This is an optimization exercise on Yosys and OpenROAD, whose aim is small area, not a production implementation. Function was checked by simulation only, so behaviour that the tests miss may differ from the original. The series may have gaps, and a smaller design here may also do less where the tests do not look. The clock cells of run 4 come from the design's own scripts or RTL, not from TritonCTS. No driver is modelled on the clock port, so clock power and skew are understated where the tree is cut down; a real chip needs a root buffer or a tree. Power figures rest on the tool's default switching activity, not on a simulated workload.

Figure 1. PDN straps and rails (run 1).
The bar under the picture is 20 µm long. Pins as bars on the die edge.
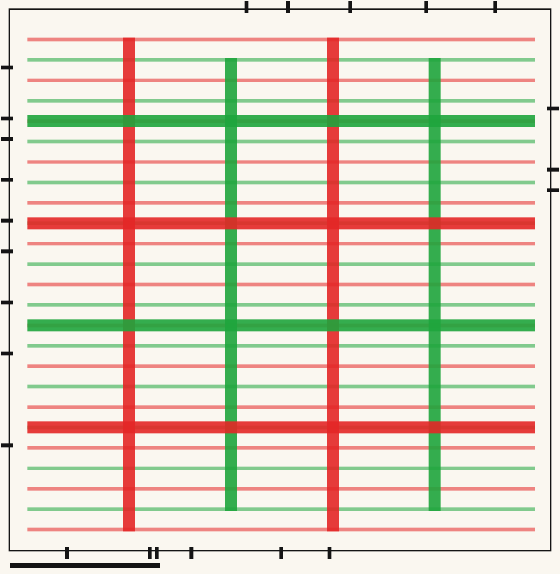
Figure 2. Placement by cell class (run 1).
Fill, decap, tap and diode cells in grey.
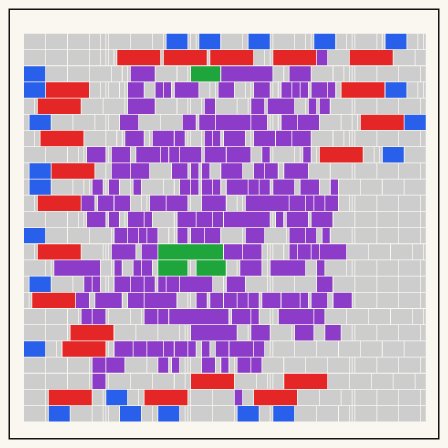
Figure 3. Routed clock nets over the placement (run 1).
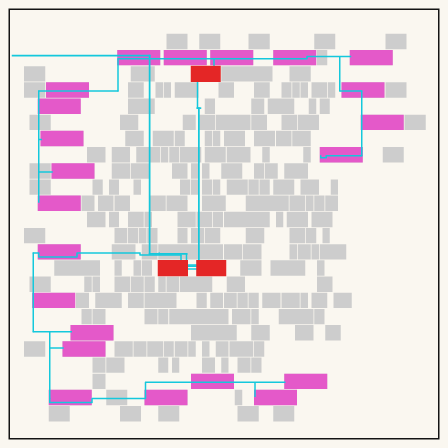
## design/flow/config.mk

```make
export PLATFORM = sky130hd
export DESIGN_NAME = fpcvt_top
export DESIGN_NICKNAME = fpcvt_top
export VERILOG_FILES = /design/flow/design.v
export SDC_FILE = /design/flow/constraint.sdc
export NUM_CORES = 4
export LEC_CHECK = 0
export CAP_MARGIN = 20
export CORE_MARGIN = 2
export CORE_UTILIZATION = 40
export SLEW_MARGIN = 20
```

## design/flow/constraint.sdc

```tcl
create_clock -name core_clock -period 10.0 [get_ports {clk}]
set_input_delay 2.0000 -clock core_clock [delete_from_list [all_inputs] [get_ports {clk}]]
set_output_delay 2.0000 -clock core_clock [all_outputs]
set_load 0.01 [all_outputs]
```

## design/flow/design.v

```verilog
`timescale 1ns / 1ps
module FPCVT(D, S, E, F);
    input wire [12:0] D;
    output reg S; 
    output reg [2:0] E;
    output reg [4:0] F;
    reg [12:0] sign_magnitude;
    reg round_bit;  
    always @* 
    begin
        S = D[12];   
        if (S == 1'b0)  
            sign_magnitude[12:0] = D[12:0];
        else if (D[12:0] == 13'b1000000000000)
            sign_magnitude[12:0] = 13'b1111111111111;
        else  
            sign_magnitude[12:0] = ~D[12:0] + 1'b1;
        E[2:0] = 3'b111;
        F[4:0] = 5'b11111;
        round_bit = 1'b0; 
        if (sign_magnitude[12:5] == 8'b00000000)
            begin
                E[2:0] = 3'b000;
                F[4:0] = sign_magnitude[4:0];
                round_bit = 1'b0;
            end
        else if (sign_magnitude[12:6] == 7'b0000000) 
            begin
                E[2:0] = 3'b001;
                F[4:0] = sign_magnitude[5:1];
                round_bit = sign_magnitude[0];
            end
        else if (sign_magnitude[12:7] == 6'b000000) 
            begin
                E[2:0] = 3'b010;
                F[4:0] = sign_magnitude[6:2];
                round_bit = sign_magnitude[1];
            end
        else if (sign_magnitude[12:8] == 5'b00000) 
            begin
                E[2:0] = 3'b011;
                F[4:0] = sign_magnitude[7:3];
                round_bit = sign_magnitude[2];
            end
        else if (sign_magnitude[12:9] == 4'b0000) 
            begin
                E[2:0] = 3'b100;
                F[4:0] = sign_magnitude[8:4];
                round_bit = sign_magnitude[3];
            end
        else if (sign_magnitude[12:10] == 3'b000)
            begin
                E[2:0] = 3'b101;
                F[4:0] = sign_magnitude[9:5];
                round_bit = sign_magnitude[4];
            end
        else if (sign_magnitude[12:11] == 2'b00)
            begin
                E[2:0] = 3'b110;
                F[4:0] = sign_magnitude[10:6];
                round_bit = sign_magnitude[5];
            end
        else if (sign_magnitude[12] == 1'b0)
            begin
                E[2:0] = 3'b111;
                F[4:0] = sign_magnitude[11:7];
                round_bit = sign_magnitude[6];
            end
        if (round_bit == 1'b1)   
        begin
            if (F[4:0] == 5'b11111)  
            begin
                if (E[2:0] == 3'b111)  
                    begin
                        F[4:0] = 5'b11111;
                        E[2:0] = 3'b111;
                    end
                else  
                    begin
                        F[4:0] = 5'b10000;
                        E[2:0] = E[2:0] + 1'b1;
                    end
            end
            else
                F[4:0] = F[4:0] + 1'b1;
                E[2:0] = E[2:0];
        end
        else  
            F[4:0] = F[4:0]; 
            E[2:0] = E[2:0];   
    end
endmodule
`timescale 1ns / 1ps
module fpcvt_top (
    input wire clk,
    input wire [12:0] D,
    output reg S,
    output reg [2:0] E,
    output reg [4:0] F
);
    reg [12:0] d_q;
    wire s_c;
    wire [2:0] e_c;
    wire [4:0] f_c;
    FPCVT conv (.D(d_q), .S(s_c), .E(e_c), .F(f_c));
    always @(posedge clk) begin
        d_q <= D;
        S <= s_c;
        E <= e_c;
        F <= f_c;
    end
endmodule
```

## design/flow/run.sh

```bash
#!/bin/bash
# synth_recipe.tcl (not shown) runs the flow's synth.tcl, then flattens the netlist and writes it again
# the make line also repeats each setting of config.mk as NAME=value (left out here)
make -C /OpenROAD-flow-scripts/flow DESIGN_CONFIG=/design/flow/config.mk WORK_HOME=/design/flow/orfs CLKGATE_MAP_FILE= SYNTH_SCRIPT=/design/flow/synth_recipe.tcl finish
```

==> flow_summary.json, run 1 <==
{
  "hpwl_um": 3200,
  "start_kind": "register",
  "p_total_mw": 0.2879,
  "rsz0062_at_grt": "no",
  "cap_violations": 0,
  "synthTopCellsByCount": "dfxtp_1 (22), nor2_1 (18), nand2_1 (16)",
  "hp-start": "d_q[4]",
  "cts_inserted_buffers": 3,
  "p_int_mw": 0.1986,
  "synth-seq-cells": 22,
  "die_area_um2": 5173,
  "drtIter0Drc": 135,
  "switchingPower_mw": 0.08934,
  "min_delay_worst_endpoint": "F[4]",
  "powerDensity_nw_per_um2": 137.1,
  "port_buffers": 22,
  "start_util_pct": 41.81,
  "ctsLongestPathBuffers": 2,
  "drc": 0,
  "grt_use_total_pct": 17.45,
  "h-tree-depth": 1,
  "area_growth_pct": 13.83,
  "hold_path_class": "register to register",
  "cts_hold_buf": 0,
  "synthFlopType": "dfxtp_1",
  "first_pass_iters": 4,
  "netlist_area_um2": 1846,
  "p_comb_share_pct": 34.6,
  "antenna_cells": 0,
  "status": "complete, no violations",
  "finalCritPeriodShare_pct": 39.17,
  "dpl_cell_area_um2": 2029,
  "worst_slew_pin_slew_ns": 0.9308,
  "ctsResizeCount": 0,
  "yosysWarnings": 2,
  "cp_data_arrival_time_ns": 4.08,
  "worstPathMaxFanout": 28,
  "yosysSeqAreaShare_pct": 23.86,
  "switching_share_pct": 31.03,
  "cp_data_required_time_ns": 10.16,
  "slowest_stage": "dfxtp_1",
  "cp_top_family": "compound AO/OA/AOI/OAI gates",
  "reg2reg_depth": 10,
  "synth_top_cell_area_share_pct": 23.86,
  "synthCells": 209,
  "critical_path.endpoint_type": "register",
  "grt_pass1_vias": 1490,
  "fin_nets": 240,
  "antenna_left": 0,
  "cts_tree": "yes",
  "wire_per_inst_um": 15.20,
  "grt_max_degree": 29,
  "hold-path-cell-count": 2,
  "yosysTopAreaCell": "dfxtp_1",
  "grt_overflow": 0,
  "cellLeakagePower_nw": 0.7560,
  "async_reset_ff_share_pct": 0,
  "ys_types": 71,
  "setup_viol": 0,
  "cts.clk_slew.worst_paths_ns": 0.08,
  "finalWirelength_um": 4166,
  "num-fill-cells": 426,
  "viasPerCell": 5.938,
  "cts_setup_buffers": 0,
  "clock-sinks": 22,
  "synth_nets": 226
}
Back to the opening pictures, Figure 1:
colour	net
red	VSS
green	VDD
rows	24
met1 rails	25
VDD IR max: 0.00004767 V
Die Wd: 71.93 µm
Core Region: 4414 µm²
Die Y: 71.93 µm

Back to the opening pictures, Figure 2:
colour	class	cells	share of their area
blue	other buffers and delay cells	22	11%
green	clock drivers and dummy loads	4	3.5%
purple	all other logic	174	64%
red	flip-flops	22	22%
row cnt: 24
Core Util, Final: 47.59%
fin area: 2101 µm²
sequential fraction of total cell area: 20.96%

Back to the opening pictures, Figure 3:
[magenta] flip-flops | count: 22
[cyan] clock wires | length: 335 µm
[red] cells driving clock nets | count: 3
routed clock nets	4
flops lie	all over the die
Clock Latency Late Sink: 0.27 ns
clk_skew: 0.002764 ns
Clk pwr share: 28.8%
P_clk: 0.0830 mW

run 1: per-stage QoR:
step                      std cells  hold slack (ns)  setup slack [ns]
after floorplan                 209           0.3457             6.625
after global routing            274           0.8096             5.666
final                           274           0.7736             6.083
after global placement          270           0.7695             6.224
after CTS                       274           0.7784             6.102
after detailed placement        270           0.7596             6.121
run 1: worst min-delay path: cells and delay by family (launching register included):
kind | cells | cell delay, ns
XOR/XNOR | 1 | 0.25
flip-flops | 1 | 0.39
AND/OR/NAND/NOR | 1 | 0.09
run 1: worst max-delay path by stage:
stage	start	end	slack (ns)	depth (start not counted)
global route	d_q[12]	E[0]	5.67	9
detailed placement	d_q[12]	E[0]	6.12	10
CTS	d_q[12]	E[0]	6.10	10
floorplan	d_q[6]	E[0]	6.62	11
finish	d_q[12]	E[0]	6.08	10
global placement	d_q[12]	E[1]	6.22	10
run 1: per-layer routing:
layer  part of all wire, %  global-route usage [%]  wire, µm  vias to the layer above
met5                     0                       0         0                        -
met4                   2.0                   6.499        84                        0
met3                   4.9                   2.500       204                        6
met2                    44                   26.85      1847                       57
met1                    49                   24.85      2029                      747
li1                      -                       -         -                      817
run 1: cells by family (layout without fill, tap and decap cells):
group	count (synthesis)	after routing	share of synthesized area (%)
simple gates	75	75	23.80
buf+inv	16	29	6.101
xor+xnor	13	13	6.983
flops	22	22	23.86
mux	11	11	6.237
fa+ha+maj	3	3	2.034
compound gates	69	69	30.98
run 1: registers in the layout, indices dropped and copies added, names as in the netlist:
name  cells
E         3
S         1
d_q      13
F         5
run 1: final cells by class:
cell class	instances	area, µm²	area share, %
Tap cell	52	65.06	3.097
Timing Repair Buffer	22	220.2	10.48
Multi-Input combinational cell	171	1292	61.52
Inverter	3	11.26	0.5360
Sequential cell	22	440.4	20.96
Clock inverter	1	30.03	1.429
Clock buffer	3	41.29	1.965
run 1: power by group through the flow:
stage / sequential, mW / combinational (mW) / clock, mW
after floorplan: 0.106 / 0.0719 / 0
after global placement: 0.107 / 0.0998 / 0
after detailed placement: 0.108 / 0.0985 / 0
after CTS: 0.106 / 0.0991 / 0.0867
after global routing: 0.107 / 0.109 / 0.0918
final: 0.105 / 0.0995 / 0.0830
Figure 4. The whole layout, all layers (run 1).
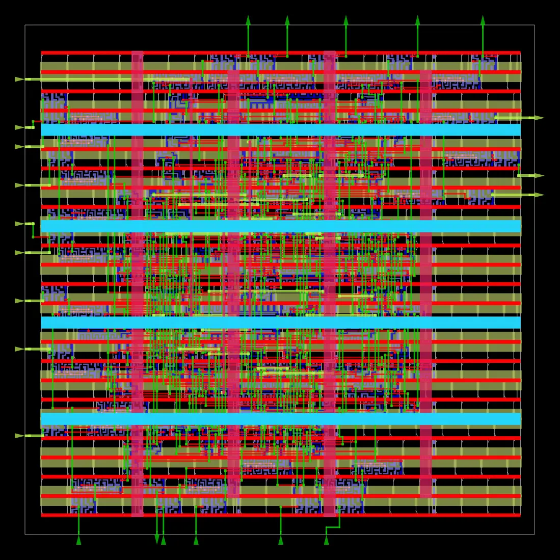

--- run 2 (diff from run 1) ---
==> design/flow/design.v (replaced) <==
`timescale 1ns / 1ps
module FPCVT(D, S, E, F);
    input wire [12:0] D;
    output wire S;
    output reg [2:0] E;
    output reg [4:0] F;
    assign S = D[12];
    wire [11:0] y = D[11:0] ^ {12{D[12]}};    
    reg [2:0] e0;
    reg [4:0] f;
    reg r, sk, c, ovf, sat;
    integer k;
    always @* begin
        e0 = 3'd7;
        for (k = 6; k >= 0; k = k - 1)
            if (y[11:5] >> k == 0) e0 = k;
        f = y >> e0;
        r = (e0 == 0) ? 1'b0 : y[e0 - 1];
        sk = 1'b1;
        for (k = 0; k < 6; k = k + 1)
            if (k + 2 <= e0 && !y[k]) sk = 1'b0;
        c = (e0 == 0) ? S : (r | (S & sk));
        ovf = (&f) & c;
        sat = ovf & (e0 == 3'd7);
        if (sat) begin
            E = 3'd7; F = 5'd31;
        end else if (ovf) begin
            E = e0 + 1'b1; F = 5'd16;
        end else begin
            E = e0; F = f + c;
        end
    end
endmodule
`timescale 1ns / 1ps
module fpcvt_top (
    input wire clk,
    input wire [12:0] D,
    output reg S,
    output reg [2:0] E,
    output reg [4:0] F
);
    wire s_c;
    wire [2:0] e_c;
    wire [4:0] f_c;
    reg s_q;
    reg [2:0] e_q;
    reg [4:0] f_q;
    FPCVT conv (.D(D), .S(s_c), .E(e_c), .F(f_c));
    always @(posedge clk) begin
        s_q <= s_c;
        e_q <= e_c;
        f_q <= f_c;
        S <= s_q;
        E <= e_q;
        F <= f_q;
    end
endmodule
--- a/design/flow/config.mk
+++ b/design/flow/config.mk
@@ -6,6 +6,10 @@
 export NUM_CORES = 4
 export LEC_CHECK = 0
+export ABC_AREA = 1
 export CAP_MARGIN = 20
 export CORE_MARGIN = 2
 export CORE_UTILIZATION = 40
+export CTS_BUF_LIST = sky130_fd_sc_hd__clkbuf_4
+export CTS_CLUSTER_DIAMETER = 100
+export CTS_CLUSTER_SIZE = 30
 export SLEW_MARGIN = 20
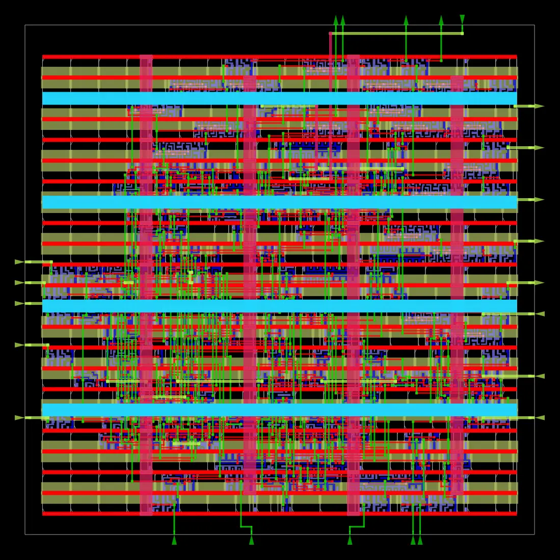
Figure 5: run 2, the whole layout, all layers.
Die Y: 66.73 µm
IO Count: 23
Die Wd: 66.73 µm
Die Area: 4453 µm²

==> run 2 against run 1 <==
Worst hold slack worse by 0.44 ns. First-iteration DRC count decreased by 57%. Worst setup slack lost 2.2 ns. Sequential cell count shrank 4. Clock skew about the same. Area after synthesis shrank 15%. Largest power group is now combinational cells.
==> flow_summary.json, run 2 <==
{
  "status": "complete, no violations",
  "final_common_cell": "nand2_1",
  "h-tree-depth": 1,
  "hpwl_um": 2485,
  "antenna_left": 0,
  "setup_viol": 0,
  "seqPwrFrac_pct": 36.2,
  "criticalPathCategory": "primary input to register",
  "cellLeakagePower_nw": 0.9133,
  "drtIter0Drc": 58,
  "hold_path_class": "register to register",
  "place_inst": 284,
  "grt_max_degree": 18,
  "rsz0062_at_grt": "no",
  "grt_pass1_vias": 1194,
  "fin_nets": 262,
  "wl_met2_um": 1374,
  "finalCritPeriodShare_pct": 60.96,
  "first_pass_iters": 4,
  "p_int_mw": 0.1636,
  "dr.max_layer_used": "met4",
  "worst_slew_pin_slew_ns": 0.9283,
  "yosysTopAreaCell": "dfxtp_1",
  "peakVddDrop_v": 0.00004610,
  "synthCells": 219,
  "drive_gt1_share_pct": 20.42,
  "synth-seq-cells": 18,
  "cts.clk_slew.worst_paths_ns": 0.09,
  "cp_data_required_time_ns": 10.17,
  "fin_util_pct": 49.12,
  "cts_tree": "yes",
  "vias": 1376,
  "grt_use_total_pct": 14.91,
  "grt_overflow": 0,
  "wire_per_inst_um": 10.44,
  "critical_path.endpoint_type": "register",
  "p_comb_share_pct": 50.8,
  "dr_wl_met3_um": 131,
  "syn_area_per_cell_um2": 7.187,
  "finalSetupTns_ns": 0,
  "cp_data_arrival_time_ns": 6.27,
  "switching_share_pct": 38.24,
  "final_cell_mix": "nand2_1 (69), nand3_1 (24), clkdlybuf4s50_1 (22)",
  "clock-sinks": 18,
  "clockRootBuffer": "clkbuf_4",
  "synth_nets": 240,
  "cap_violations": 0,
  "crit_chain": "clkdlybuf4s50_1 > inv_4 > nand2_1 > nand2_2 > nor2_2 > nand2_2 > nor2_2 > nand3_2 > nand2_4 > inv_1 > ha_1 > ha_1 > a22oi_1 > nand3_1 > nand2_1 > nand3_1 > nand2_2 > ha_1 > ha_1 > nand3_1 > o21ai_0 > nand3_1",
  "area_growth_pct": 15.98,
  "netlist_area_um2": 1574,
  "gp_congestion": 0.8920,
  "synth_edf_count": 0,
  "port_buffers": 22,
  "rows": 22,
  "finalWirelength_um": 3006,
  "worstPathMaxFanout": 17,
  "switchingPower_mw": 0.1013,
  "antenna_found_initial": 0,
  "drc": 0,
  "synth_most_common_cell": "nand2_1",
  "cts_setup_buffers": 0,
  "ys_types": 32,
  "dpl_cell_area_um2": 1799,
  "core_area_um2": 3716,
  "slew_headroom_pct": 37.92,
  "powerDensity_nw_per_um2": 145.1,
  "yosysSeqAreaShare_pct": 22.89,
  "cts_hold_buf": 0,
  "p_total_mw": 0.2648,
  "synthTopCellsByArea": "dfxtp_1 (23%), nand2_1 (16%), nand3_1 (7.6%)",
  "cts_inserted_buffers": 3,
  "max_stage_delay_ns": 1.08,
  "wl_met1_um": 1473,
  "ctsResizeCount": 0,
  "start_kind": "primary input",
  "ctsLongestPathBuffers": 2,
  "final_cells": 288,
  "synthFlopType": "dfxtp_1",
  "start_util_pct": 42.36,
  "async_reset_ff_share_pct": 0,
  "final_cell_area_um2": 1826,
  "yosysWarnings": 2,
  "slowest_stage": "clkdlybuf4s50_1",
  "synth_top_cell_area_share_pct": 22.89,
  "synthTopCellsByCount": "nand2_1 (69), nand3_1 (24), inv_1 (21)",
  "viasPerCell": 4.778,
  "top_regs": "F x5, f_q x5",
  "grt_first_pass_wirelength_um": 5188,
  "post-route-min-period_ns": 6.096,
  "antenna_cells": 0
}
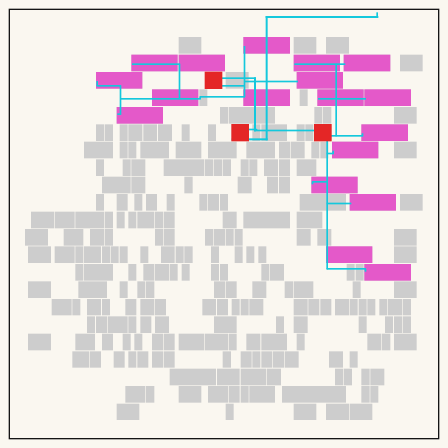
Figure 6: run 2, routed clock nets over the placement.
[magenta] flip-flops | count: 18
[red] cells driving clock nets | count: 3
[cyan] clock wires | length: 203 µm
routed clock nets	4
P_clk: 0.0344 mW
Clk pwr share: 13.0%
Clock Latency Late Sink: 0.28 ns
clk_skew: 0.002807 ns

==> run 2: cell count changes after synthesis, sizes merged, moves of 5 or more <==
cell / before / now
nand2: 16 / 91
inv: 3 / 26
nand3: 6 / 28
a21oi: 12 / 4
clkbuf: 8 / 0
mux2i: 7 / 0
o21ai: 12 / 5
or3: 7 / 0
a211oi: 7 / 1
nand4: 2 / 8
nor2: 18 / 13
==> run 2: logic make-up after synthesis <==
kind of cell	after synthesis	synth area share, %
compound gates	11	4.055
fa+ha+maj	7	5.564
buf+inv	31	9.857
xor+xnor	10	6.757
flops	18	22.89
simple gates	142	50.88
==> run 2: area by class of cell <==
type | instances | area [µm²]
fill | 382 | 1891
multi-input combinational | 170 | 1059
sequential | 18 | 360.3
timing repair buffer | 22 | 220.2
inverter | 26 | 100.1
tap | 48 | 60.06
clock buffer | 3 | 22.52
clock inverter | 1 | 3.754
==> run 2: path summary, 6_finish.rpt <==
path            end  startpoint  cells after the start
min            F[1]      f_q[1]                      0
min reg2reg    F[1]      f_q[1]                      0
max reg2reg    E[2]      e_q[2]                      0
max          f_q[4]       D[12]                     22
==> run 2: stage by stage <==
stage	setup WS, ns	hold slack [ns]
after detailed placement	3.610	0.3121
final	3.904	0.3309
after CTS	3.885	0.3360
after floorplan	5.246	0.3096
after global placement	3.675	0.3100
after global routing	3.461	0.3406
==> run 2: power by group through the flow <==
stage	logic (mW)	registers (mW)	clock network (mW)
floorplan	0.0911	0.103	0
global placement	0.136	0.0975	0
detailed placement	0.135	0.0980	0
CTS	0.135	0.0963	0.0370
global route	0.151	0.0976	0.0407
finish	0.135	0.0959	0.0344
==> run 2: metal layers <==
metal | up-vias | global-route usage (%)
met5 | - | 0
met4 | 0 | 3.571
met3 | 4 | 2.534
met2 | 35 | 24.25
met1 | 595 | 20.41
li1 | 742 | -
==> run 2: worst max-delay path: cells and delay by family <==
| kind | cells | cell delay [ns] |
|---|---|---|
| AO/OA/AOI/OAI | 2 | 0.26 |
| AND/OR/NAND/NOR | 13 | 1.85 |
| adder cells (fa/ha/maj) | 4 | 0.87 |
| buffers and inverters | 3 | 1.27 |
Figure 7. Placement by cell class (run 2).
Fill, decap, tap and diode cells in grey.
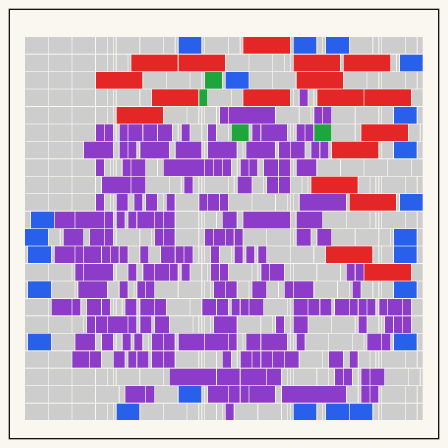

==> run 3: a larger rewrite; changed files in full <==
removed: design/flow/run.sh
==> design/flow/design.v <==
`timescale 1ns / 1ps
module FPCVT(D, S, E, F);
    input wire [12:0] D;
    output wire S;
    output wire [2:0] E;
    output wire [4:0] F;
    assign S = D[12];
    wire [11:0] y = D[11:0] ^ {12{D[12]}};    
    wire e2 = |y[11:8];
    wire e1 = e2 ? (y[11] | y[10]) : (y[7] | y[6]);
    wire e0 = e2 ? (e1 ? y[11] : y[9]) : (e1 ? y[7] : y[5]);
    wire [5:0] st;
    assign st[0] = y[0];
    genvar g;
    generate for (g = 1; g < 6; g = g + 1) begin : stk
        assign st[g] = st[g-1] & y[g];
    end endgenerate
    wire [13:0] x = {y, 2'b00};
    wire [13:0] xs4 = e2 ? (x >> 4) : x;
    wire [13:0] xs2 = e1 ? (xs4 >> 2) : xs4;
    wire [13:0] xs1 = e0 ? (xs2 >> 1) : xs2;
    wire [7:0] sv = {st, 2'b11};    
    wire [7:0] ss4 = e2 ? (sv >> 4) : sv;
    wire [7:0] ss2 = e1 ? (ss4 >> 2) : ss4;
    wire [7:0] ss1 = e0 ? (ss2 >> 1) : ss2;
    wire [3:0] f = xs1[5:2];
    wire f4 = xs1[6];
    wire r = xs1[1];
    wire sk = ss1[0];
    wire ez = ~(e2 | e1 | e0);
    wire c = ez ? S : (r | (S & sk));
    wire c1 = c & f[0];
    wire c2 = c1 & f[1];
    wire c3 = c2 & f[2];
    wire c4 = c3 & f[3];
    wire [3:0] fi = f ^ {c3, c2, c1, c};
    wire ovf = c4 & f4;
    wire sat = ovf & e2 & e1 & e0;
    wire o1 = ovf & e0;
    wire o2 = o1 & e1;
    assign E = {e2 | o2, e1 ^ o1 | sat, e0 ^ ovf | sat};
    assign F[4] = f4 | c4;
    assign F[3:0] = fi | {4{sat}};
endmodule
`timescale 1ns / 1ps
module fpcvt_top (
    input wire clk,
    input wire [12:0] D,
    output reg S,
    output reg [2:0] E,
    output reg [4:0] F
);
    wire s_c;
    wire [2:0] e_c;
    wire [4:0] f_c;
    reg s_q;
    reg [2:0] e_q;
    reg [4:0] f_q;
    FPCVT conv (.D(D), .S(s_c), .E(e_c), .F(f_c));
    always @(posedge clk) begin
        s_q <= s_c;
        e_q <= e_c;
        f_q <= f_c;
        S <= s_q;
        E <= e_q;
        F <= f_q;
    end
endmodule
==> design/flow/flow/run.sh <==
#!/bin/bash
set -uo pipefail
W=$PWD
F=$W/flow
R=$W/orfs/results/$FLOW_PLATFORM/fpcvt_top/base

# standard synthesis, kept for reference
bash standard.sh synth > $W/synth_standard.log 2>&1 || exit 1
cp $R/1_2_yosys.v $W/std_1_2_yosys.v

# area synthesis: ORFS's synth.tcl with only the abc call's script replaced
sed 's|^\(\s*\)log_cmd abc {\*}\$abc_args$|\1log_cmd abc -script $::area_abc_script {*}[lrange $abc_args 2 end]|' \
  $FLOW_HOME/scripts/synth.tcl > $W/synth_area.tcl
sed "s|@AREA_ABC@|$F/area.abc|; s|@SYNTH_AREA@|$W/synth_area.tcl|" $F/mysynth.tcl > $W/mysynth.tcl
sed "s|SYNTH_SCRIPT=[^ ]*|SYNTH_SCRIPT=$W/mysynth.tcl|" standard.sh > $W/area.sh

regs() { grep -oE '^\s*sky130_fd_sc_hd__[a-z0-9]+_[0-9]+\s+\S+' "$1" | grep -E '__(df|ed|sd|se)' | sed -E 's/_[0-9]+\s+/ /; s/^\s+//' | sort; }

use_area=0
if grep -q 'area_abc_script' $W/synth_area.tcl; then
  rm -f $R/1_2_yosys.v $R/1_synth.odb $R/1_synth.sdc
  if bash $W/area.sh ADDER_MAP_FILE= synth > $W/synth_area.log 2>&1; then
    regs $W/std_1_2_yosys.v > $W/regs_std.txt
    regs $R/1_2_yosys.v > $W/regs_area.txt
    if [[ -s $W/regs_std.txt ]] && cmp -s $W/regs_std.txt $W/regs_area.txt; then
      use_area=1
    fi
  fi
fi
if [[ $use_area == 0 ]]; then
  echo "area synthesis not used; falling back to the standard netlist" | tee $W/fallback.txt
  rm -f $R/1_synth.odb $R/1_synth.sdc
  cp $W/std_1_2_yosys.v $R/1_2_yosys.v
  touch $R/1_2_yosys.v
fi

bash standard.sh "BUFFER_PORTS_ARGS=-buffer_cell sky130_fd_sc_hd__buf_1" finish > $W/layout.log 2>&1
==> design/flow/flow/area.abc <==
strash
&get -n
&dch -f
&nf -R 1000
&put
topo
==> design/flow/flow/mysynth.tcl <==
proc synth {args} { yosys synth -nofsm -noshare {*}$args }
set ::area_abc_script @AREA_ABC@
source @SYNTH_AREA@
# left out here: clear keep_hierarchy, flatten, clean up, hide names made inside functions, write 1_2_yosys.v
==> design/flow/standard.sh <==
#!/bin/bash
# synth_recipe.tcl (not shown) runs the flow's synth.tcl, then flattens the netlist and writes it again
# the make line also repeats each setting of config.mk as NAME=value (left out here)
make -C /OpenROAD-flow-scripts/flow DESIGN_CONFIG=/design/flow/config.mk WORK_HOME=/design/flow/orfs CLKGATE_MAP_FILE= SYNTH_SCRIPT=/design/flow/synth_recipe.tcl "${@:-finish}"
==> design/flow/config.mk <==
export PLATFORM = sky130hd
export DESIGN_NAME = fpcvt_top
export DESIGN_NICKNAME = fpcvt_top
export VERILOG_FILES = /design/flow/design.v
export SDC_FILE = /design/flow/constraint.sdc
export NUM_CORES = 4
export LEC_CHECK = 0
export CAP_MARGIN = 20
export CORE_AREA = 2.5 2.5 69.5 69.5
export CTS_BUF_LIST = sky130_fd_sc_hd__clkbuf_4
export CTS_CLUSTER_DIAMETER = 100
export CTS_CLUSTER_SIZE = 30
export DIE_AREA = 0 0 72 72
export SLEW_MARGIN = 20
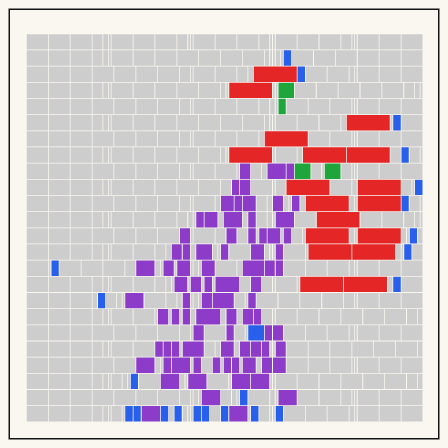
Figure 8: run 3, placement by cell class.
Fill, decap, tap and diode cells in grey.
colour	class	cells	share of their area
purple	all other logic	82	50%
red	flip-flops	18	38%
blue	other buffers and delay cells	23	9.5%
green	clock drivers and dummy loads	4	2.8%
Core Util, Final: 23.30%
sequential fraction of total cell area: 35.51%
Core Region: 4354 µm²

==> run 3 against run 2 <==
Power shrank 27%. Combinational power down 55%. Worst setup slack got worse by 0.44 ns. Area after synthesis down 47%. Global-route usage shrank 9.0 points. Sequential cell count unchanged. Critical path type unchanged. Critical endpoint is now f_q[2].
==> flow_summary.json, run 3 <==
{
  "hold_path_class": "register to register",
  "cts.clk_slew.worst_paths_ns": 0.09,
  "top_regs": "F x5, f_q x5",
  "reg2reg_depth": 0,
  "wire_per_inst_um": 8.341,
  "viasPerCell": 3.888,
  "finalCritPeriodShare_pct": 65.36,
  "yosysWarnings": 1,
  "clock-sinks": 18,
  "rsz0062_at_grt": "no",
  "drtIter0Drc": 5,
  "synthCells": 100,
  "yosysSeqAreaShare_pct": 43.24,
  "die_area_um2": 5184,
  "area_growth_pct": 21.77,
  "p_total_mw": 0.1920,
  "synth_nets": 114,
  "cts_setup_buffers": 0,
  "cap_violations": 0,
  "clockRootBuffer": "clkbuf_4",
  "cts_inserted_buffers": 3,
  "slew_headroom_pct": 40.57,
  "cellLeakagePower_nw": 0.3800,
  "clk_latency_ns": 0.27,
  "r2r_end": "E[0]",
  "grt_pass1_vias": 618,
  "pre_cts_ws_ns": 3.158,
  "antenna_left": 0,
  "worstPathMaxFanout": 17,
  "final_cell_mix": "buf_1 (22), dfxtp_1 (18), nand2_1 (15)",
  "synth-seq-cells": 18,
  "cts_hold_buf": 0,
  "grt_use_total_pct": 5.862,
  "cp_data_arrival_time_ns": 6.70,
  "cp_data_required_time_ns": 10.16,
  "worst_slew_pin_slew_ns": 0.8847,
  "finalWirelength_um": 1493,
  "criticalPathCategory": "primary input to register",
  "synthTopCellsByCount": "dfxtp_1 (18), nand2_1 (15), nor2_1 (14)",
  "synthFlopType": "dfxtp_1",
  "fin_nets": 142,
  "synthTopCellsByArea": "dfxtp_1 (43%), xnor2_1 (9.5%), nand2_1 (6.8%)",
  "ctsResizeCount": 0,
  "crit_chain": "buf_1 > xor2_1 > nand2b_1 > nor3_1 > and2_0 > nand2_1 > o21ai_0 > buf_4 > nor2_1 > a21oi_1 > clkinv_1 > a21oi_1 > nor4_1 > a211oi_1 > or2_0 > nor2_1 > and2_0 > nand2_1 > nor3_1 > nand2_1 > o21ai_0",
  "antenna_found_initial": 0,
  "ys_types": 20,
  "drive_gt1_share_pct": 3.150,
  "h-tree-depth": 1,
  "dpl_cell_area_um2": 988.4,
  "critPathLaunch": "D[12]",
  "gp_congestion": 0.7329,
  "powerDensity_nw_per_um2": 189.3,
  "critical_path_buf_inv_count": 3,
  "port_buffers": 22,
  "grt_first_pass_wirelength_um": 2470,
  "fin_skew_ns": 0.0005440,
  "final_cell_area_um2": 1015,
  "async_reset_ff_share_pct": 0,
  "status": "complete, no violations",
  "start_kind": "primary input",
  "fin_ws_ns": 3.464,
  "final_common_cell": "buf_1",
  "rows": 24,
  "vias": 696,
  "cp_top_family": "simple AND/OR/NAND/NOR gates",
  "yosysTopAreaCell": "dfxtp_1",
  "fin_hold_ws_ns": 0.3334,
  "grt_overflow": 0,
  "synth_most_common_cell": "dfxtp_1",
  "cts_tree": "yes",
  "max_stage_delay_ns": 0.74,
  "syn_area_per_cell_um2": 8.333,
  "cp-endpoint": "f_q[2]",
  "first_pass_iters": 4,
  "drc": 0,
  "post-route-min-period_ns": 6.536,
  "netlist_area_um2": 833.3
}
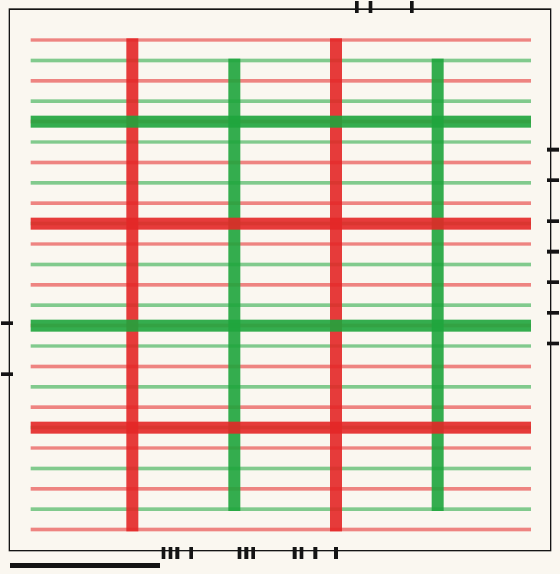
Figure 9: run 3, PDN straps and rails.
The bar under the picture is 20 µm long. Pins as bars on the die edge.
colour	net
red	VSS
green	VDD
met1 rails	25
signal pins	23
met5 straps	4
VDD IR max: 0.00004054 V
Die Y: 72 µm
Die Wd: 72 µm

run 3: changes by cell type after synthesis, moves of 6 or more:
cell     delta
o21ai_0     +6
nor2_2      -6
nand2_2    -16
nand3_1    -24
nor2_1     +12
ha_1        -7
inv_1      -21
nand4_1     -7
nand2_1    -54
run 3: metrics by stage:
stage,cells,util (%)
4_1_cts,179,23.30
5_1_grt,179,23.30
2_1_floorplan,100,-
6_report,179,23.30
3_3_place_gp,175,22.70
3_5_place_dp,175,22.70
run 3: layout make-up:
cell class	count	area (µm²)
fill	478	3339
multi-input combinational	81	469.2
sequential	18	360.3
timing repair buffer	23	90.09
tap	52	65.06
clock buffer	3	22.52
clock inverter	1	3.754
inverter	1	3.754
run 3: power by group:
group          switching, mW  internal, mW  leakage (nW)
clock                 0.0191        0.0144        0.0154
sequential           0.00408        0.0931         0.151
combinational         0.0371        0.0243         0.214
run 3: routing by layer:
| layer | share of wire [%] | vias up | global-route usage, % | routed length [µm] |
|---|---|---|---|---|
| met5 | 0 | - | 0 | 0 |
| met4 | 1.5 | 0 | 3.145 | 23 |
| met3 | 3.7 | 2 | 0.6944 | 55 |
| met2 | 48 | 14 | 10.39 | 712 |
| met1 | 47 | 290 | 6.876 | 702 |
| li1 | - | 390 | - | - |
run 3: cell families (layout without fill, tap and decap cells):
kind of cell	count (synthesis)	after routing	synth area share, %
AOI/OAI and AO/OA	20	20	12.91
xor gates and xnor gates	14	14	14.72
buffers and inverters	1	28	0.4500
DFF	18	18	43.24
muxes	5	5	6.306
and+or+nand+nor	42	42	22.37
run 3: worst min path at each step:
stage               startpoint  endpoint  cells after the start
floorplan               e_q[0]      E[0]                      0
global placement           s_q         S                      0
detailed placement      e_q[2]      E[2]                      0
CTS                        s_q         S                      0
global route            e_q[2]      E[2]                      0
finish                     s_q         S                      0
Figure 10. Routed clock nets over the placement (run 3).
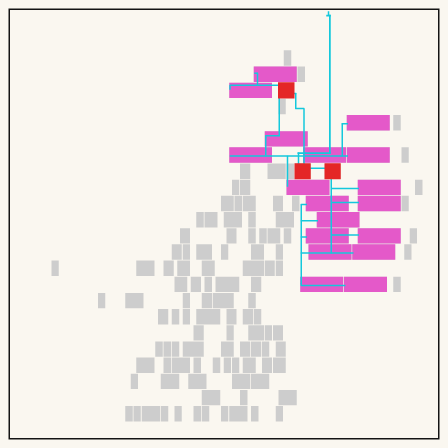

--- run 4 (diff from run 3) ---
--- a/design/flow/design.v
+++ b/design/flow/design.v
@@ -6,27 +6,27 @@
     output wire [4:0] F;
     assign S = D[12];
-    wire [11:0] y = D[11:0] ^ {12{D[12]}};    
-    wire e2 = |y[11:8];
-    wire e1 = e2 ? (y[11] | y[10]) : (y[7] | y[6]);
-    wire e0 = e2 ? (e1 ? y[11] : y[9]) : (e1 ? y[7] : y[5]);
-    wire [5:0] st;
-    assign st[0] = y[0];
+    wire [11:0] y = D[11:0] ^ {12{D[12]}};
+    wire s4 = ~|y[11:8];
+    wire [11:3] z4 = s4 ? {y[7:0], 1'b0} : y[11:3];
+    wire s2 = ~|z4[11:10];
+    wire [11:5] z2 = s2 ? z4[9:3] : z4[11:5];
+    wire s1 = ~z2[11];
+    wire [11:6] n = s1 ? z2[10:5] : z2[11:6];
+    wire e2 = ~s4, e1 = ~s2, e0 = ~s1;
+    wire ez = s4 & s2 & s1;
+    wire [6:0] zt;             
+    assign zt[6] = ~y[11];
     genvar g;
-    generate for (g = 1; g < 6; g = g + 1) begin : stk
-        assign st[g] = st[g-1] & y[g];
+    generate for (g = 5; g >= 0; g = g - 1) begin : zc
+        assign zt[g] = zt[g+1] & ~y[g+5];
     end endgenerate
-    wire [13:0] x = {y, 2'b00};
-    wire [13:0] xs4 = e2 ? (x >> 4) : x;
-    wire [13:0] xs2 = e1 ? (xs4 >> 2) : xs4;
-    wire [13:0] xs1 = e0 ? (xs2 >> 1) : xs2;
-    wire [7:0] sv = {st, 2'b11};    
-    wire [7:0] ss4 = e2 ? (sv >> 4) : sv;
-    wire [7:0] ss2 = e1 ? (ss4 >> 2) : ss4;
-    wire [7:0] ss1 = e0 ? (ss2 >> 1) : ss2;
-    wire [3:0] f = xs1[5:2];
-    wire f4 = xs1[6];
-    wire r = xs1[1];
-    wire sk = ss1[0];
-    wire ez = ~(e2 | e1 | e0);
+    wire [5:0] sm;
+    generate for (g = 0; g < 6; g = g + 1) begin : sc
+        assign sm[g] = y[g] | zt[g+1];
+    end endgenerate
+    wire sk = &sm;
+    wire [3:0] f = n[10:7];
+    wire f4 = n[11];
+    wire r = n[6];
     wire c = ez ? S : (r | (S & sk));
     wire c1 = c & f[0];
--- a/design/flow/flow/run.sh
+++ b/design/flow/flow/run.sh
@@ -35,3 +35,3 @@
 fi
 
-bash standard.sh "BUFFER_PORTS_ARGS=-buffer_cell sky130_fd_sc_hd__buf_1" finish > $W/layout.log 2>&1
+bash standard.sh "BUFFER_PORTS_ARGS=-buffer_cell sky130_fd_sc_hd__buf_1" "POST_CTS_TCL=$F/onebuf.tcl" finish > $W/layout.log 2>&1
==> design/flow/flow/onebuf.tcl (new file) <==
# Replace the clock tree that CTS built with one buffer: the root buffer, driven by the clock
# port, drives every flip-flop clock pin directly. Leaf buffers and dummy loads are removed.
set block [ord::get_db_block]
set root [$block findInst clkbuf_0_clk]
if { $root != "NULL" } {
  set rootnet [[$root findITerm X] getNet]
  set rootname [$rootnet getName]
  foreach inst [$block getInsts] {
    set name [$inst getName]
    if { $name != "clkbuf_0_clk" && ([string match clkbuf_* $name] || [string match clkload* $name]) } {
      set outs {}
      foreach it [$inst getITerms] {
        if { [$it isOutputSignal] && [$it getNet] != "NULL" } { lappend outs [[$it getNet] getName] }
      }
      set loads {}
      foreach on $outs {
        foreach it [[$block findNet $on] getITerms] {
          if { [$it isInputSignal] } { lappend loads [list [[$it getInst] getName] [[$it getMTerm] getName]] }
        }
      }
      delete_instance $name
      foreach l $loads {
        if { [lindex $l 0] == $name } { continue }
        set pin [lindex $l 0]/[lindex $l 1]
        disconnect_pin [get_nets -of_objects [get_pins $pin]] $pin
        connect_pin $rootname $pin
      }
      foreach on $outs { catch { delete_net $on } }
    }
  }
  # place the buffer at the centre of its loads
  set sx 0; set sy 0; set n 0
  foreach it [$rootnet getITerms] {
    if { [$it isInputSignal] } {
      set b [[$it getInst] getBBox]
      set sx [expr {$sx + ([$b xMin] + [$b xMax]) / 2}]
      set sy [expr {$sy + ([$b yMin] + [$b yMax]) / 2}]
      incr n
    }
  }
  if { $n > 0 } {
    $root setLocation [expr {$sx / $n}] [expr {$sy / $n}]
    $root setPlacementStatus PLACED
  }
  detailed_placement
  set flops [get_pins -of_objects [get_nets $rootname] -filter "direction == input"]
  foreach cell {sky130_fd_sc_hd__clkbuf_2 sky130_fd_sc_hd__clkbuf_4 sky130_fd_sc_hd__clkbuf_8 sky130_fd_sc_hd__clkbuf_16} {
    replace_cell clkbuf_0_clk $cell
    estimate_parasitics -placement
    set worst 0
    foreach p $flops {
      set s [get_property $p slew_max]
      if { $s > $worst } { set worst $s }
    }
    puts "one clock buffer: $cell, worst flip-flop clock slew $worst"
    if { $worst <= 0.095 } { break }
  }
  detailed_placement
  check_placement -verbose
  estimate_parasitics -placement
}
--- a/design/flow/config.mk
+++ b/design/flow/config.mk
@@ -9,6 +9,6 @@
 export CORE_AREA = 2.5 2.5 69.5 69.5
 export CTS_BUF_LIST = sky130_fd_sc_hd__clkbuf_4
-export CTS_CLUSTER_DIAMETER = 100
-export CTS_CLUSTER_SIZE = 30
 export DIE_AREA = 0 0 72 72
+export GPL_TIMING_DRIVEN = 0
+export PLACE_DENSITY = 0.8
 export SLEW_MARGIN = 20
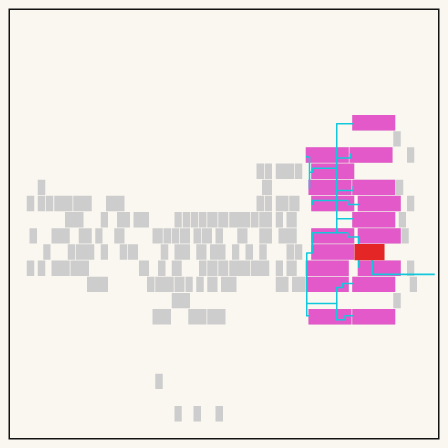
Figure 11: run 4, routed clock nets over the placement.
[cyan] clock wires | length: 117 µm
[red] cells driving clock nets | count: 1
[magenta] flip-flops | count: 18
routed clock nets	2
P_clk: 0.0239 mW
clk_skew: 0.0008263 ns

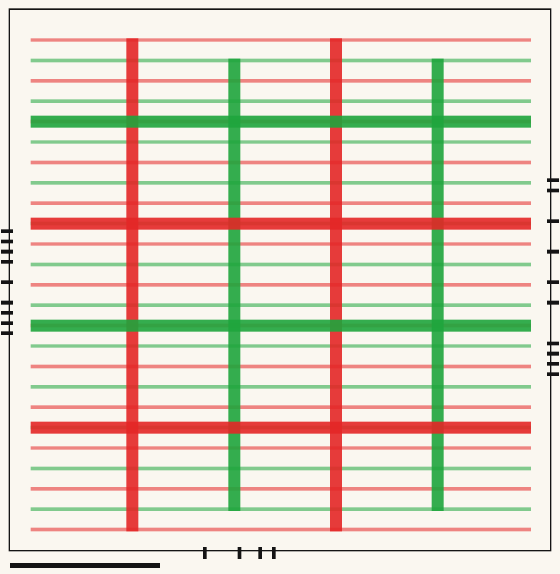
Figure 12: run 4, PDN straps and rails.
The bar under the picture is 20 µm long. Pins as bars on the die edge.
colour	net
green	VDD
red	VSS
met4 straps	4
signal pins	23
rows	24
met1 rails	25
VDD IR max: 0.00006492 V

==> run 4 against run 3 <==
Still clean. Clock power decreased by 29%. Utilization decreased by 0.86 points. Worst hold slack about the same. Routed wire length decreased by 5.4%. Critical path depth decreased by 4. Critical endpoint is now e_q[0]. Largest cell class unchanged. Largest power group unchanged.
==> flow_summary.json, run 4 <==
{
  "status": "complete, no violations",
  "die_w_um": 72,
  "powerDensity_nw_per_um2": 176.8,
  "syn_area_per_cell_um2": 8.324,
  "drtIter0Drc": 51,
  "gp_congestion": 0.8441,
  "r2r_end": "F[3]",
  "ioPinCount": 23,
  "cp_data_required_time_ns": 10.08,
  "cap_violations": 0,
  "top_regs": "F x5, f_q x5",
  "synth-seq-cells": 18,
  "worstPathMaxFanout": 14,
  "start_kind": "primary input",
  "grt_pass1_vias": 558,
  "setup_viol": 0,
  "final_common_cell": "buf_1",
  "antenna_cells": 0,
  "netlist_area_um2": 815.8,
  "synth_top_cell_area_share_pct": 44.17,
  "grt_use_total_pct": 5.860,
  "rows": 24,
  "ys_types": 22,
  "dr_wl_met3_um": 105,
  "yosysWarnings": 1,
  "dpl_cell_area_um2": 963.4,
  "drive_gt1_share_pct": 0.8264,
  "min_delay_worst_endpoint": "S",
  "grt_overflow": 0,
  "async_reset_ff_share_pct": 0,
  "die_h_um": 72,
  "start_util_pct": 18.74,
  "final_cell_area_um2": 977.2,
  "wire_per_inst_um": 8.162,
  "synth_edf_count": 0,
  "hp-start": "s_q",
  "slew_headroom_pct": 45.25,
  "finalWirelength_um": 1412,
  "worst_slew_pin_slew_ns": 0.8213,
  "fin_nets": 137
}
## run 4: through the flow
stage	setup WS [ns]	utilization, %	total power [mW]
6_report	4.192	22.44	0.1728
5_1_grt	3.658	22.44	0.1852
3_5_place_dp	4.034	22.13	0.1509
3_3_place_gp	4.127	22.13	0.1496
2_1_floorplan	5.290	-	0.1352
## run 4: cell families after synthesis
group                  share of synthesized area, %
AO/OA/AOI/OAI                                 17.64
flip-flops                                    44.17
XOR/XNOR                                      15.03
AND/OR/NAND/NOR                               20.25
buffers and inverters                        0.4597
multiplexers                                  2.454
## run 4: area by class of cell
cell class                      instances  area (µm²)
Multi-Input combinational cell         79       451.7
Inverter                                1       3.754
Tap cell                               52       65.06
Fill cell                             482        3377
Timing Repair Buffer                   22       82.58
Clock buffer                            1       13.76
Sequential cell                        18       360.3
## run 4: worst max path at each step
stage          cells past startpoint  endpoint  start  slack (ns)
6_report                          17    e_q[0]  D[12]        4.19
5_1_grt                           17    f_q[2]  D[12]        3.66
3_5_place_dp                      17    e_q[0]  D[12]        4.03
3_3_place_gp                      17    f_q[2]  D[12]        4.13
2_1_floorplan                     16    e_q[0]  D[12]        5.29
## run 4: worst max-delay path, stage by stage
cell and delay, ns:
buf_1 0.60, xor2_1 0.32, nand2b_1 0.17, nor2_1 0.08, and2_0 0.32, a21boi_0 0.35, nand2_1 0.29, nor2_1 0.16
o221ai_1 0.12, a21oi_1 0.16, a21o_1 0.17, nand2_1 0.07, or2_0 0.27, nor3_1 0.33, and2_0 0.25, nand2_1 0.12
o21ai_0 0.10
## run 4: where the power goes
| group | switching, mW | internal (mW) | total, mW |
|---|---|---|---|
| Combinational | 0.0337 | 0.0215 | 0.0551 |
| Sequential | 0.00329 | 0.0905 | 0.0938 |
| Clock | 0.0147 | 0.00924 | 0.0239 |
## run 4: layer usage
layer	track usage, %	vias up
met5	0	-
met4	0.6289	0
met3	0.4167	0
met2	9.568	25
met1	8.736	285
li1	-	380

## Gallery

Metal layers overlaid.
panel A
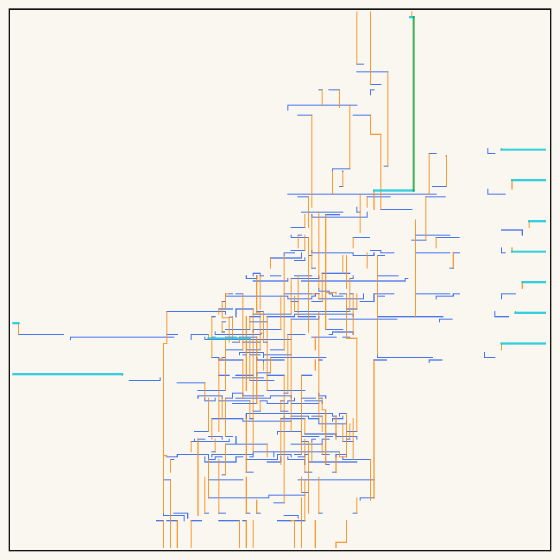
panel B
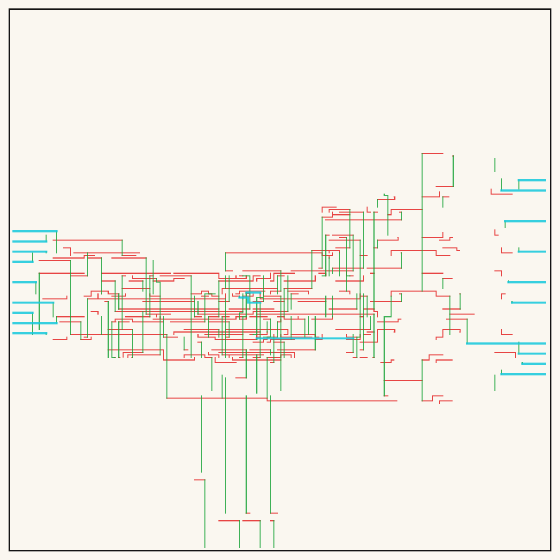
panel C
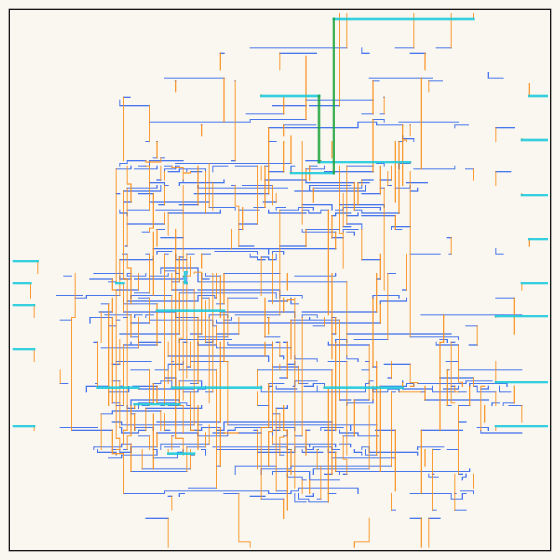
panel D
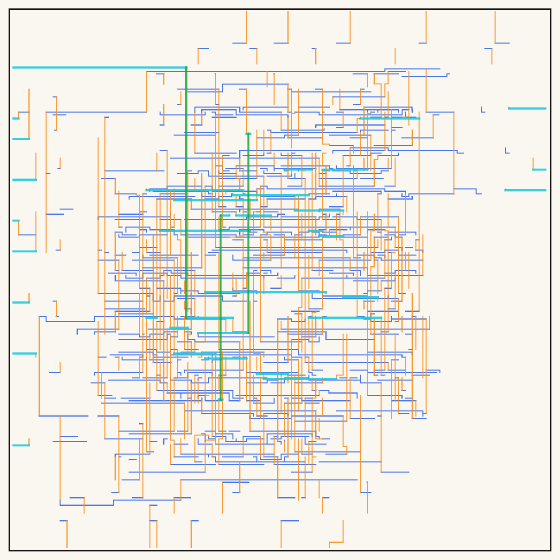
The one with the most wire is panel D.
run 2 -> panel C
run 1 -> panel D
run 4 -> panel B
run 3 -> panel A

static timing again, ports no longer ideal:
Ports are ideal in the flow. The routed layouts listed here were re-timed in OpenROAD.
Step 1: set_driving_cell puts a clkbuf_16 on clk and a buf_2 on each other input, an assumption about the parent block.
Step 2, shift: input delay + t, output delay - t, t = (earliest + latest rising clock arrival at the registers) / 2. This alone moves slack from input paths to output paths.
a / b / c = ideal / step 1 / step 2; a / b = the first two.
| run | t, ns | setup WS [ns] | clock arrival spread, ns |
|---|---|---|---|
| run 1 | 0.294 | 6.083 / 6.083 / 6.083 | 0.003 / 0.002 |
| run 2 | 0.301 | 3.904 / 3.901 / 3.599 | 0.003 / 0.003 |
| run 3 | 0.291 | 3.464 / 3.456 / 3.165 | 0.001 / 0.001 |
| run 4 | 0.166 | 4.192 / 4.185 / 4.020 | 0.001 / 0.001 |
After both steps every run listed still meets setup and hold. The setup slack of run 2, which loses most, moves by -0.003 ns with the drivers and by -0.305 ns with both steps.
